From an optimization exercise on the open Yosys and OpenROAD flow, aimed at small area; shortcuts taken in it are not production practice.
Only simulation tests tie the RTL to the original design; equivalence was not proved.
Power figures rest on the tool's default switching activity, not on a simulated workload.

<file path="flow/run.sh">
#!/bin/bash
# synth_recipe.tcl (not shown) runs the flow's synth.tcl, then flattens the netlist and writes it again
# the make line also repeats each setting of config.mk as NAME=value (left out here)
make -C /OpenROAD-flow-scripts/flow DESIGN_CONFIG=/design/flow/config.mk WORK_HOME=/design/flow/orfs CLKGATE_MAP_FILE= SYNTH_SCRIPT=/design/flow/synth_recipe.tcl finish
</file>
<file path="flow/config.mk">
export PLATFORM = sky130hd
export DESIGN_NAME = accelerator
export DESIGN_NICKNAME = accelerator
export VERILOG_FILES = /design/flow/design.v
export SDC_FILE = /design/flow/constraint.sdc
export NUM_CORES = 4
export LEC_CHECK = 0
export CAP_MARGIN = 20
export CORE_MARGIN = 2
export CORE_UTILIZATION = 45
export SLEW_MARGIN = 20
</file>
<file path="flow/constraint.sdc">
create_clock -name core_clock -period 14.0 [get_ports {i_clk}]
set_input_delay 2.8000 -clock core_clock [delete_from_list [all_inputs] [get_ports {i_clk}]]
set_output_delay 2.8000 -clock core_clock [all_outputs]
set_load 0.01 [all_outputs]
</file>
<file path="flow/design.v">
module fp_neg
(	input [26:0] i_in,
	output [26:0] o_out
);
assign o_out = {~i_in[26], i_in[25:0]};
endmodule
module FpAdd (
              clk,              
              in1,           
              in2,           
              sum,           
              rst
              );
   input wire clk;
   input wire [26:0] in1;
   input wire [26:0] in2;
   input wire        rst;
   output reg [26:0] sum;
   parameter sign = 26;
   parameter ex_end = 25;
   parameter ex_st = 18;
   parameter ma_end = 17;
   parameter ma_st = 0;
   reg [26:0] greater;
   reg [26:0] smaller;
   always @(*)
     begin
        if (in1[25:18] > in2[25:18])
          begin
             greater <= in1;
             smaller <= in2;
          end
        else
          if (in1[25:18] == in2[25:18] && in1[17:0] > in2[17:0])
            begin
               greater <= in1;
               smaller <= in2;
            end
          else
            begin
               greater <= in2;
               smaller <= in1;
            end
     end  
   reg [18:0] net_small;
   wire [25:18] small_shift;
   assign small_shift = greater[25:18] - smaller[25:18];
   always @(*)
     begin
        if (greater[25:18] - smaller[25:18] <= 5'd18)
          begin
             net_small <= {1'b1,smaller[17:0]} >> (small_shift);
          end
        else
          begin
             net_small <= 'b0;
          end
     end  
   reg [26:0] gr;
   reg [19:0] sm;
   reg [25:18]    net_expt;
   reg [25:18]    sm_shift;
   always @(posedge clk )
     begin
        if (rst == 'b0)
          begin
             gr <= 'b0;
             sm <= 'b0;
             net_expt <= 'b0;
             sm_shift <= 'b0;
          end 
        else
           begin
             gr <= greater;
             sm <= {smaller[26],net_small};  
             net_expt <= greater[25:18];
             sm_shift <= small_shift;
          end    
     end
   wire sub;
   assign sub = (gr[26] ^ sm[19]);
   reg [19:0] add_out;
   always @(*)
      begin
         add_out <= ({1'b1,gr[17:0]} + {sm[18:0]});
      end
   reg [25:18] expt_carry;
   always @(*)
     begin
        expt_carry <= net_expt + {7'b0,add_out[19]};
     end
   reg [26:0] add_result;
   wire [17:0] final_add = (add_out[19]) ? 
               {add_out[18:1]} : add_out[17:0];
   always @(*)
     begin
        add_result <= {gr[26],expt_carry,final_add};
     end  
   reg [18:0] sub_out;
   always @(*)
     begin
        sub_out <= {1'b1,gr[17:0]} - sm[18:0];
     end
   reg [4:0] sub_shift;
      always @(*)
     begin
        casex (sub_out)
          19'b1XXXXXXXXXXXXXXXXXX: sub_shift <= 5'd0;
          19'b01XXXXXXXXXXXXXXXXX: sub_shift <= 5'd1;
          19'b001XXXXXXXXXXXXXXXX: sub_shift <= 5'd2;
          19'b0001XXXXXXXXXXXXXXX: sub_shift <= 5'd3;
          19'b00001XXXXXXXXXXXXXX: sub_shift <= 5'd4;
          19'b000001XXXXXXXXXXXXX: sub_shift <= 5'd5;
          19'b0000001XXXXXXXXXXXX: sub_shift <= 5'd6;
          19'b00000001XXXXXXXXXXX: sub_shift <= 5'd7;
          19'b000000001XXXXXXXXXX: sub_shift <= 5'd8;
          19'b0000000001XXXXXXXXX: sub_shift <= 5'd9;
          19'b00000000001XXXXXXXX: sub_shift <= 5'd10;
          19'b000000000001XXXXXXX: sub_shift <= 5'd11;
          19'b0000000000001XXXXXX: sub_shift <= 5'd12;
          19'b00000000000001XXXXX: sub_shift <= 5'd13;
          19'b000000000000001XXXX: sub_shift <= 5'd14;
          19'b0000000000000001XXX: sub_shift <= 5'd15;
          19'b00000000000000001XX: sub_shift <= 5'd16;
          19'b000000000000000001X: sub_shift <= 5'd17;
          19'b0000000000000000001: sub_shift <= 5'd18;
          19'b0000000000000000000: sub_shift <= 5'd19;
          default:                sub_shift <= 5'd0;
        endcase
     end  
   reg [7:0] sub_expt;
   always @(*)
     begin
        sub_expt <= net_expt - {3'b0,sub_shift};
     end
   reg [17:0] final_sub;
   reg [18:0] temp_sub;
   always @(*)
     begin
        temp_sub <= (sub_out << sub_shift);
        final_sub <= temp_sub[17:0];
     end
   reg [26:0] sub_result;
   always @(*)
     begin
        sub_result <= {gr[26],sub_expt,final_sub};
     end
   always @(*)
     begin
        if (sub)
          begin
             sum <= sub_result;
          end
        else
          begin
             sum <= add_result;
          end
     end
   wire [18:0] sm_mant = sm[18:0];
   wire [18:0] gr_mant = {1'b1,gr[17:0]};
endmodule
module fp_mul(num1,num2,res);
input wire [26:0]num1,num2;
output [26:0]res;
wire sign_a,sign_b;
wire sign_res;
wire [7:0]exp_a,exp_b,exp;
wire [8:0] exp_sum;
reg [8:0] exp_res;
wire [18:0]frac_a,frac_b;
wire [18:0]man_a,man_b;
wire [37:0]prod;
reg [17:0]mantissa;
wire [26:0]res;
wire zero,zero_res;
assign zero = ~((|num1[25:0])  && (|num2[25:0]));
assign sign_a=num1[26];
assign sign_b=num2[26];
assign exp_a=num1[25:18];
assign exp_b=num2[25:18];
assign frac_a= (|num1[25:18])? { 1'b1,num1[17:0]}:{1'b0,num1[17:0]};
assign frac_b= (|num2[25:18])? { 1'b1,num2[17:0]}:{1'b0,num2[17:0]};
assign sign_res = sign_a ^ sign_b;
assign exp_sum= exp_a + exp_b;
assign prod= frac_a * frac_b ;
wire norm;
assign norm = (prod[37])?1'b1:1'b0;
always @(*)
begin
	exp_res= exp_sum - 8'd127  ;     
	if(!norm)
		begin
		mantissa= prod[35:18];
		end
	else
		begin
		mantissa= prod[36:19];
		exp_res=exp_res + 1'b1;
		end
end
assign zero_res = ~(|{exp_res,mantissa});
assign res= (zero_res || zero)?{sign_res,26'b0}:{sign_res,exp_res[7:0],mantissa};
endmodule
module fast_inv_sqrt
( input i_clk, i_rst,
  input [26:0] i_x,
  output [26:0] o_inv_sqrt
);
wire w_sign;
wire [7:0] w_exponent;
wire [17:0] w_mantissa;
assign w_sign = i_x[26];
assign w_exponent = i_x[25:18];
assign w_mantissa = i_x[17:0];
reg [26:0] r_s12_a, r_s12_b, r_s12_c;  
reg [26:0] r_s23_a, r_s23_b;
reg [26:0] r_s34_a;
reg [26:0] r_s45_a, r_s45_b;
wire [26:0] w_s12_a, w_s12_b, w_s12_c;  
wire [26:0] w_s23_a, w_s23_b;
wire [26:0] w_s34_a;
wire [26:0] w_s45_a, w_s45_b;
assign w_s12_c = 27'd49920718 - (i_x>>1);  
assign w_s12_b = {w_sign, w_exponent-8'd1,w_mantissa};  
always @(posedge i_clk )
begin
	if(!i_rst)
	begin
		r_s12_a <= 27'b0;
		r_s12_b <= 27'b0;
		r_s12_c <= 27'b0;
		r_s23_a <= 27'b0;
		r_s23_b <= 27'b0;
		r_s34_a <= 27'b0;
		r_s45_a <= 27'b0;
		r_s45_b <= 27'b0;
	end
	else
	begin
		r_s12_a <= w_s12_a;
		r_s12_b <= w_s12_b;
		r_s12_c <= w_s12_c;
		r_s23_a <= w_s23_a;
		r_s23_b <= w_s23_b;
		r_s34_a <= w_s34_a;
		r_s45_a <= w_s45_a;
		r_s45_b <= w_s45_b;
	end
end
fp_mul m_inst1 (w_s12_c, w_s12_c, w_s12_a);
fp_mul m_inst2 (r_s12_a, r_s12_b, w_s23_a);
assign w_s23_b = r_s12_c;
FpAdd a_inst1 (i_clk, 27'd33423360, {~r_s23_a[26],r_s23_a[25:0]}, w_s45_a, i_rst);
assign w_s34_a = r_s23_b;
assign w_s45_b = r_s34_a;
fp_mul m_inst3 (r_s45_a, r_s45_b, o_inv_sqrt);
endmodule
module accelerator
(	input i_clk, i_rst,
	input [31:0] i_b1_x, i_b1_y,  
	input [31:0] i_b2_x, i_b2_y,  
	input [31:0] i_m_b2,  
	input [31:0] i_a_b1_x, i_a_b1_y,  
	output [31:0] o_a_b1_x, o_a_b1_y  
);
localparam [26:0] epsilon_square = {1'd0, 8'd100, 18'd0};  
integer i;
reg [26:0] r_mass_pipe_reg[0:14];
always @(posedge i_clk )
begin
	if(!i_rst)
	begin
		for(i=0;i<15;i=i+1)
			r_mass_pipe_reg[i] <= 'd0;
	end
	else
	begin
		for(i=0;i<14;i=i+1)
			r_mass_pipe_reg[i+1] <= r_mass_pipe_reg[i];
		r_mass_pipe_reg[0] <= i_m_b2[31:5];
	end
end
wire  [26:0] w_b2_x_neg, w_b2_y_neg;
fp_neg neg_inst1 (i_b2_x[31:5], w_b2_x_neg);
fp_neg neg_inst2 (i_b2_y[31:5], w_b2_y_neg);
wire  [26:0] w_x_displacement, w_y_displacement;
FpAdd add_inst1 (i_clk, i_b1_x[31:5], w_b2_x_neg, w_x_displacement, i_rst);
FpAdd add_inst2 (i_clk, i_b1_y[31:5], w_b2_y_neg, w_y_displacement, i_rst);
reg [26:0] r_x_displacement, r_y_displacement;
always @(posedge i_clk )
begin
	if(!i_rst)
	begin
		r_x_displacement <= 'd0;
		r_y_displacement <= 'd0;
	end
	else
	begin
		r_x_displacement <= w_x_displacement;
		r_y_displacement <= w_y_displacement;
	end
end
wire  [26:0] w_x_displacement_square, w_y_displacement_square;
fp_mul mul_inst1 (r_x_displacement, r_x_displacement,  w_x_displacement_square);
fp_mul mul_inst2 (r_y_displacement, r_y_displacement,  w_y_displacement_square);
reg [26:0] r_x_displacement_square, r_y_displacement_square;
always @(posedge i_clk )
begin
	if(!i_rst)
	begin
		r_x_displacement_square <= 'd0;
		r_y_displacement_square <= 'd0;
	end
	else
	begin
		r_x_displacement_square <= w_x_displacement_square;
		r_y_displacement_square <= w_y_displacement_square;
	end
end
reg [26:0] r_x_displacement_pipe_reg[0:7];
reg [26:0] r_y_displacement_pipe_reg[0:7];
always @(posedge i_clk )
begin
	if(!i_rst)
	begin
		for(i=0;i<8;i=i+1)
		begin
			r_x_displacement_pipe_reg[i] <= 'd0;
			r_y_displacement_pipe_reg[i] <= 'd0;
		end
	end
	else
	begin
		for(i=0;i<7;i=i+1)
		begin
			r_x_displacement_pipe_reg[i+1] <= r_x_displacement_pipe_reg[i];
			r_y_displacement_pipe_reg[i+1] <= r_y_displacement_pipe_reg[i];
		end
		r_x_displacement_pipe_reg[0] <= r_x_displacement;
		r_y_displacement_pipe_reg[0] <= r_y_displacement;
	end
end
wire  [26:0] w_r_square;  
reg  [26:0] r_r_square;
FpAdd add_inst3 (i_clk, r_x_displacement_square, r_y_displacement_square, w_r_square, i_rst);
always @(posedge i_clk )
begin
	if(!i_rst)
		r_r_square <= 'd0;
	else
		r_r_square <= w_r_square;
end
reg [26:0] r_r_square_pipe_reg[0:4];
always @(posedge i_clk )
begin
	if(!i_rst)
	begin
		for(i=0;i<5;i=i+1)
			r_r_square_pipe_reg[i] <= 'd0;
	end
	else
	begin
		for(i=0;i<4;i=i+1)
			r_r_square_pipe_reg[i+1] <= r_r_square_pipe_reg[i];
		r_r_square_pipe_reg[0] <= r_r_square;
	end
end
wire  [26:0] w_inv_r;  
reg  [26:0] r_inv_r;
fast_inv_sqrt sqrt_inst1 (i_clk, i_rst, r_r_square, w_inv_r);
always @(posedge i_clk )
begin
	if(!i_rst)
		r_inv_r <= 'd0;
	else
		r_inv_r <= w_inv_r;
end
wire  [26:0] w_r_sqr_plus_ep_sqr;  
reg  [26:0] r_r_sqr_plus_ep_sqr;
FpAdd add_inst4 (i_clk, r_r_square, epsilon_square, w_r_sqr_plus_ep_sqr, i_rst);
always @(posedge i_clk )
begin
	if(!i_rst)
		r_r_sqr_plus_ep_sqr <= 'd0;
	else
		r_r_sqr_plus_ep_sqr <= w_r_sqr_plus_ep_sqr;
end
wire  [26:0] w_inv_sqrt_r_sqr_plus_ep_sqr;  
reg  [26:0] r_inv_sqrt_r_sqr_plus_ep_sqr;
fast_inv_sqrt sqrt_inst2 (i_clk, i_rst, r_r_sqr_plus_ep_sqr, w_inv_sqrt_r_sqr_plus_ep_sqr);
always @(posedge i_clk )
begin
	if(!i_rst)
		r_inv_sqrt_r_sqr_plus_ep_sqr <= 'd0;
	else
		r_inv_sqrt_r_sqr_plus_ep_sqr <= w_inv_sqrt_r_sqr_plus_ep_sqr;
end
wire  [26:0] w_x_hat, w_y_hat, w_r;  
reg  [26:0] r_x_hat_pipe_reg[0:3];
reg  [26:0] r_y_hat_pipe_reg[0:3];
reg  [26:0] r_r;
fp_mul mul_inst3 (r_x_displacement_pipe_reg[7], r_inv_r, w_x_hat);
fp_mul mul_inst4 (r_y_displacement_pipe_reg[7], r_inv_r, w_y_hat);
fp_mul mul_inst5 (r_r_square_pipe_reg[4], r_inv_r, w_r);
always @(posedge i_clk )
begin
	if(!i_rst)
	begin
		for(i=0;i<4;i=i+1)
		begin
			r_x_hat_pipe_reg[i] <= 'd0;
			r_y_hat_pipe_reg[i] <= 'd0;
		end
		r_r <= 'd0;
	end
	else
	begin
		for(i=0;i<3;i=i+1)
		begin
			r_x_hat_pipe_reg[i+1] <= r_x_hat_pipe_reg[i];
			r_y_hat_pipe_reg[i+1] <= r_y_hat_pipe_reg[i];
		end
		r_x_hat_pipe_reg[0] <= w_x_hat;
		r_y_hat_pipe_reg[0] <= w_y_hat;
		r_r <= w_r;
	end
end
reg [26:0] r_r_1;
always @(posedge i_clk )
begin
	if(!i_rst)
		r_r_1 <= 'd0;
	else
		r_r_1 <= r_r;
end
wire  [26:0] w_r_by_sqrt_r_sqr_plus_ep_sqr;  
wire  [26:0] w_inv_r_sqr_plus_ep_sqr;  
reg [26:0] r_r_by_sqrt_r_sqr_plus_ep_sqr;
reg [26:0] r_inv_r_sqr_plus_ep_sqr;
fp_mul mul_inst6 (r_r_1, r_inv_sqrt_r_sqr_plus_ep_sqr, w_r_by_sqrt_r_sqr_plus_ep_sqr);
fp_mul mul_inst7 (r_inv_sqrt_r_sqr_plus_ep_sqr, r_inv_sqrt_r_sqr_plus_ep_sqr, w_inv_r_sqr_plus_ep_sqr);
always @(posedge i_clk )
begin
	if(!i_rst)
	begin
		r_r_by_sqrt_r_sqr_plus_ep_sqr <= 'd0;
		r_inv_r_sqr_plus_ep_sqr <= 'd0;
	end
	else
	begin
		r_r_by_sqrt_r_sqr_plus_ep_sqr <= w_r_by_sqrt_r_sqr_plus_ep_sqr;
		r_inv_r_sqr_plus_ep_sqr <= w_inv_r_sqr_plus_ep_sqr;
	end
end
wire  [26:0] w_r_by_cubeof_sqrt_r_sqr_plus_ep_sqr;  
reg  [26:0] r_r_by_cubeof_sqrt_r_sqr_plus_ep_sqr;
fp_mul mul_inst8 (r_r_by_sqrt_r_sqr_plus_ep_sqr, r_inv_r_sqr_plus_ep_sqr, w_r_by_cubeof_sqrt_r_sqr_plus_ep_sqr);
always @(posedge i_clk )
begin
	if(!i_rst)
		r_r_by_cubeof_sqrt_r_sqr_plus_ep_sqr <= 'd0;
	else
		r_r_by_cubeof_sqrt_r_sqr_plus_ep_sqr <= w_r_by_cubeof_sqrt_r_sqr_plus_ep_sqr;
end
wire  [26:0] w_x_a_part, w_y_a_part, w_neg_x_a_part, w_neg_y_a_part ;  
reg  [26:0] r_x_a_part, r_y_a_part;
fp_mul mul_inst9  (r_x_hat_pipe_reg[3], r_r_by_cubeof_sqrt_r_sqr_plus_ep_sqr, w_x_a_part);
fp_mul mul_inst10 (r_y_hat_pipe_reg[3], r_r_by_cubeof_sqrt_r_sqr_plus_ep_sqr, w_y_a_part);
fp_neg neg_inst3  (w_x_a_part, w_neg_x_a_part);
fp_neg neg_inst4  (w_y_a_part, w_neg_y_a_part);
always @(posedge i_clk )
begin
	if(!i_rst)
	begin
		r_x_a_part <= 'd0;
		r_y_a_part <= 'd0;
	end
	else
	begin
		r_x_a_part <= w_neg_x_a_part;
		r_y_a_part <= w_neg_y_a_part;
	end
end
wire  [26:0] w_a_b1_x, w_a_b1_y;
reg  [26:0] r_a_b1_x, r_a_b1_y;
fp_mul mul_inst11 (r_mass_pipe_reg[14], r_x_a_part, w_a_b1_x);
fp_mul mul_inst12 (r_mass_pipe_reg[14], r_y_a_part, w_a_b1_y);
always @(posedge i_clk )
begin
	if(!i_rst)
	begin
		r_a_b1_x <= 'd0;
		r_a_b1_y <= 'd0;
	end
	else
	begin
		r_a_b1_x <= w_a_b1_x;
		r_a_b1_y <= w_a_b1_y;
	end
end
wire  [26:0] w_final_a_b1_x, w_final_a_b1_y;
reg   [26:0] r_final_a_b1_x, r_final_a_b1_y;
FpAdd add_inst5 (i_clk, r_a_b1_x, i_a_b1_x[31:5], w_final_a_b1_x, i_rst);
FpAdd add_inst6 (i_clk, r_a_b1_y, i_a_b1_y[31:5], w_final_a_b1_y, i_rst);
always @(posedge i_clk )
begin
	if(!i_rst)
	begin
		r_final_a_b1_x <= 'd0;
		r_final_a_b1_y <= 'd0;
	end
	else
	begin
		r_final_a_b1_x <= w_final_a_b1_x;
		r_final_a_b1_y <= w_final_a_b1_y;
	end
end
assign o_a_b1_x = {r_final_a_b1_x, 5'b0};
assign o_a_b1_y = {r_final_a_b1_y, 5'b0};
endmodule
</file>
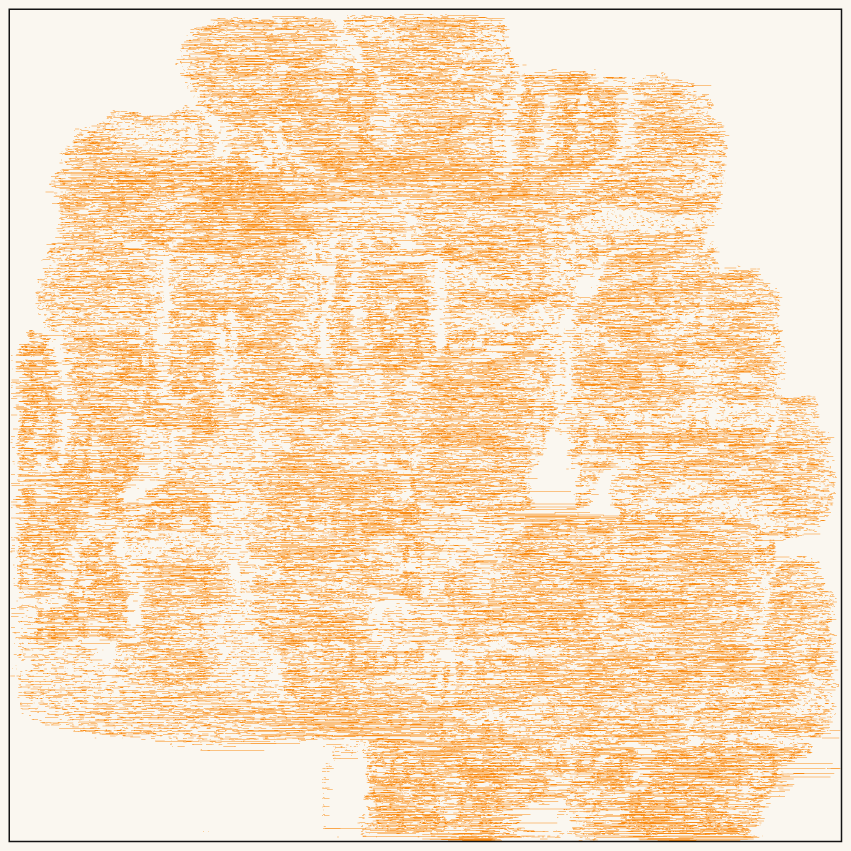
**Above:** metal 1.
Drawn at 1 px/um.
nets with wire on the layer: 39,068
longest straight run: 139 um

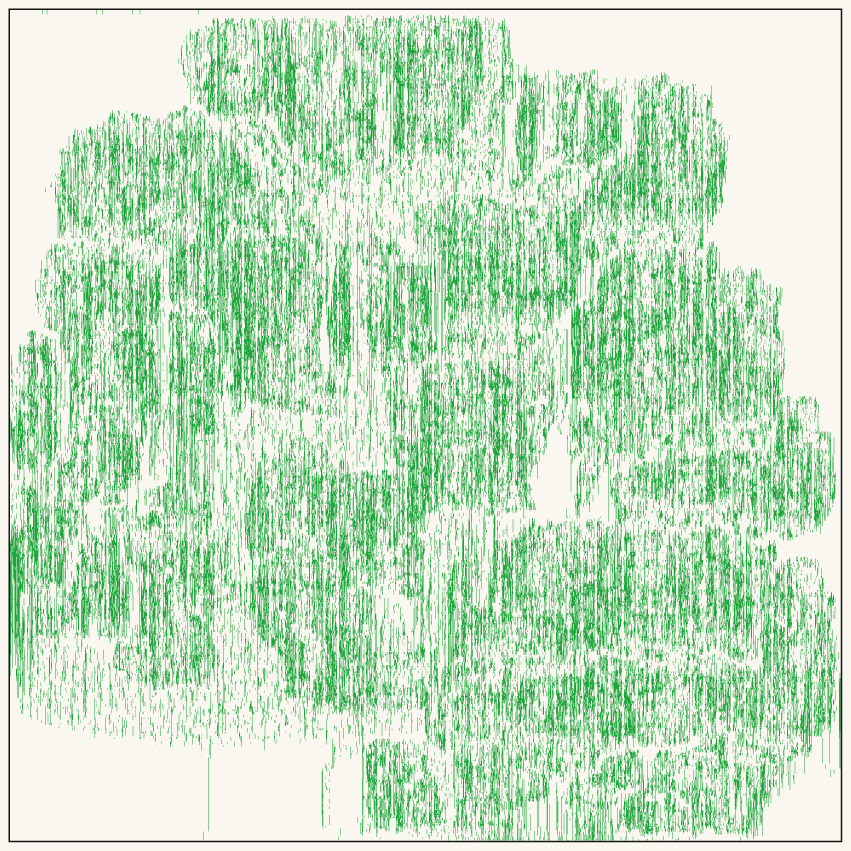
**Above:** M2 wires.
Drawn at 1 px/um.
main direction: vertical
longest straight run: 173 um
nets with wire on the layer: 34,945
wire length on this layer: 365 mm
share of all routed wire: 46%

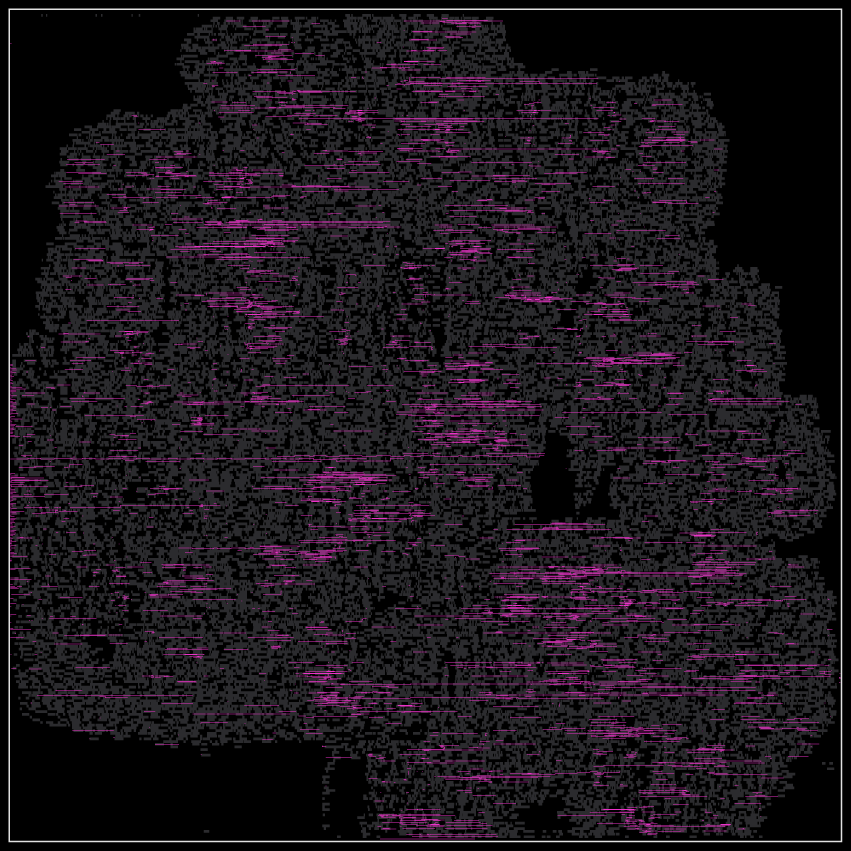
**Above:** the metal 3 layer.
Drawn at 1 px/um.
share of all routed wire: 6.2%
nets with wire on the layer: 1,761
main direction: horizontal
longest straight run: 299 um

[worst register-to-register path: cells and delay by family, from the launching register on]
family	cells	cell delay, ns
xor+xnor	1	0.42
flops	1	0.41
compound gates	10	3.36
simple gates	14	4.02
buf+inv	4	0.30
mux	1	0.09
fa+ha+maj	10	3.88
[worst max-delay path by stage]
stage | endpoint | slack [ns] | cells past startpoint
6_report | sqrt_inst2.r_s12_a[18] | 1.41 | 40
5_1_grt | sqrt_inst2.r_s12_a[18] | 0.82 | 41
4_1_cts | sqrt_inst2.r_s12_a[18] | 1.58 | 40
3_5_place_dp | sqrt_inst2.r_s12_a[18] | 1.62 | 40
3_3_place_gp | sqrt_inst2.r_s12_a[19] | 1.55 | 41
2_1_floorplan | sqrt_inst2.r_s12_a[18] | 3.41 | 43
[cell usage after synthesis, types with 41 or more instances]
cell type	instances	area [um^2]
or3_1	83	519
a21o_1	353	2650
nand3_1	223	1120
buf_1	101	379
a31oi_1	106	663
nand2b_1	176	1100
ha_1	2832	35400
and3_1	141	882
nand4_1	152	951
nand2_1	4599	17300
o211ai_1	98	736
o21bai_1	109	818
a211o_1	42	368
nor4_1	225	1410
o22ai_1	60	375
nor2_1	1715	6440
xnor2_1	614	5380
xor2_1	275	2410
mux2_2	70	788
and2_1	3177	19900
nor3b_1	41	308
o21a_1	107	803
nor3_1	331	1660
a21oi_1	1117	5590
or2_2	61	382
o31ai_1	53	398
dfxtp_1	2458	49200
fa_1	5008	100000
a21boi_0	43	323
mux2i_1	643	6440
inv_1	6557	24600
nor2b_1	208	1300
a211oi_1	163	1220
clkbuf_1	1677	6290
o21ai_0	453	2270
or4_1	56	420
[power breakdown]
| part | leakage (nW) | switching (mW) | total (mW) | internal [mW] |
|---|---|---|---|---|
| clock | 4.77 | 3.28 | 7.80 | 4.52 |
| sequential | 20.0 | 0.701 | 8.42 | 7.72 |
| combinational | 135 | 29.1 | 47.6 | 18.5 |
[stage by stage]
stage,setup WS [ns],std cells,cell area (um^2)
floorplan,3.41,34856,308000
global placement,1.55,42809,319000
detailed placement,1.62,42809,319000
CTS,1.58,43329,329000
global route,0.822,43331,329000
finish,1.41,43349,329000
[layout make-up]
cell class | instances | area [um^2] | area share [%]
clock buffers | 377 | 7930 | 2.41
inverters | 6575 | 24700 | 7.51
well taps | 8997 | 11300 | 3.42
diodes | 20 | 50.0 | 0.0152
multi-input cells | 24007 | 227000 | 69.1
flip-flops and latches | 2458 | 49200 | 15.0
clock inverters | 143 | 1970 | 0.599
repair buffers | 772 | 6470 | 1.97
[routing by layer]
| layer | track usage (%) | up-vias | part of all wire [%] |
|---|---|---|---|
| li1 | - | 105415 | - |
| met4 | 6.30 | 10 | 3.0 |
| met1 | 32.7 | 112824 | 45 |
| met2 | 37.5 | 6509 | 46 |
| met5 | 0 | - | 0.0081 |
| met3 | 2.93 | 1278 | 6.2 |
[cell families (layout without fill, tap and decap cells)]
family	after synthesis	in the layout	synth area share, %
AND/OR/NAND/NOR	11296	11296	17.7
buffers and inverters	8391	7867	10.3
adder cells (fa/ha/maj)	7840	7840	44.1
AO/OA/AOI/OAI	3238	3238	6.86
flip-flops	2458	2458	16.0
XOR/XNOR	890	890	2.54
multiplexers	733	733	2.49
other	1	30	0.00122
==> results.yml <==
floorplanning:
  start_util_pct: 45.2
  design.die.area_mm2: 0.690
  placementRows: 303
pwr:
  power_mw: 63.9
cells_and_area:
  fin_util_pct: 48.3
  drive_gt1_share_pct: 3.75
detailed_routing:
  num_vias: 226036
  drt-total-wl_um: 801000
  drt_iter0_markers: 14574
placement:
  dp_hpwl_um: 613000
  io_buffer_count: 244
sta:
  finalCriticalPeriod_ns: 12.59
  fin_crit_sh_pct: 89.9
  max_freq_ghz: 0.0794
  tns_ns: 0
worst_setup_path:
  slowest_stage: "a221oi_1"
  end_kind: "register"
  reg2reg_slack_ns: 1.41
clocking:
  cts_tree: "built"
  cts_setup_buffers: 0
  clk_pin_slew_ns: 0.06
  clk-insertion-delay-late_ns: 1.02
outcome:
  status: "timing/DRC/antenna clean"
logic_synthesis:
  ys_seq_elements: 2458
  syn_area_per_cell_um2: 8.83
  synth.distinct_cells: 110
  synth_edf_count: 0
  yosys_most_used_dff: "dfxtp_1"

-- re-timing with driven ports --
In the flow no input, the clock included, has a driving cell. The finished layout below was timed again as built, in two steps.
Step 1 assumes that a clkbuf_16 drives the clock port and a buf_2 every other input.
Step 2 moves the port delays by t, midway between the first and last clock arrival at a register: inputs arrive t later, outputs are due t later. That takes back most of the time a late clock gives input paths.
Slacks: ideal ports / drivers / drivers and shift; pairs: ideal ports / drivers.
t (ns): 1.091
setup WS [ns]: 1.411 / 1.411 / 1.411
worst setup path at the end: register to register
worst data-port slew with drivers (ns): 0.13
After both steps this run still meets setup and hold. The setup slack of this run moves by 0.000 ns with the drivers and by 0.000 ns with both steps.
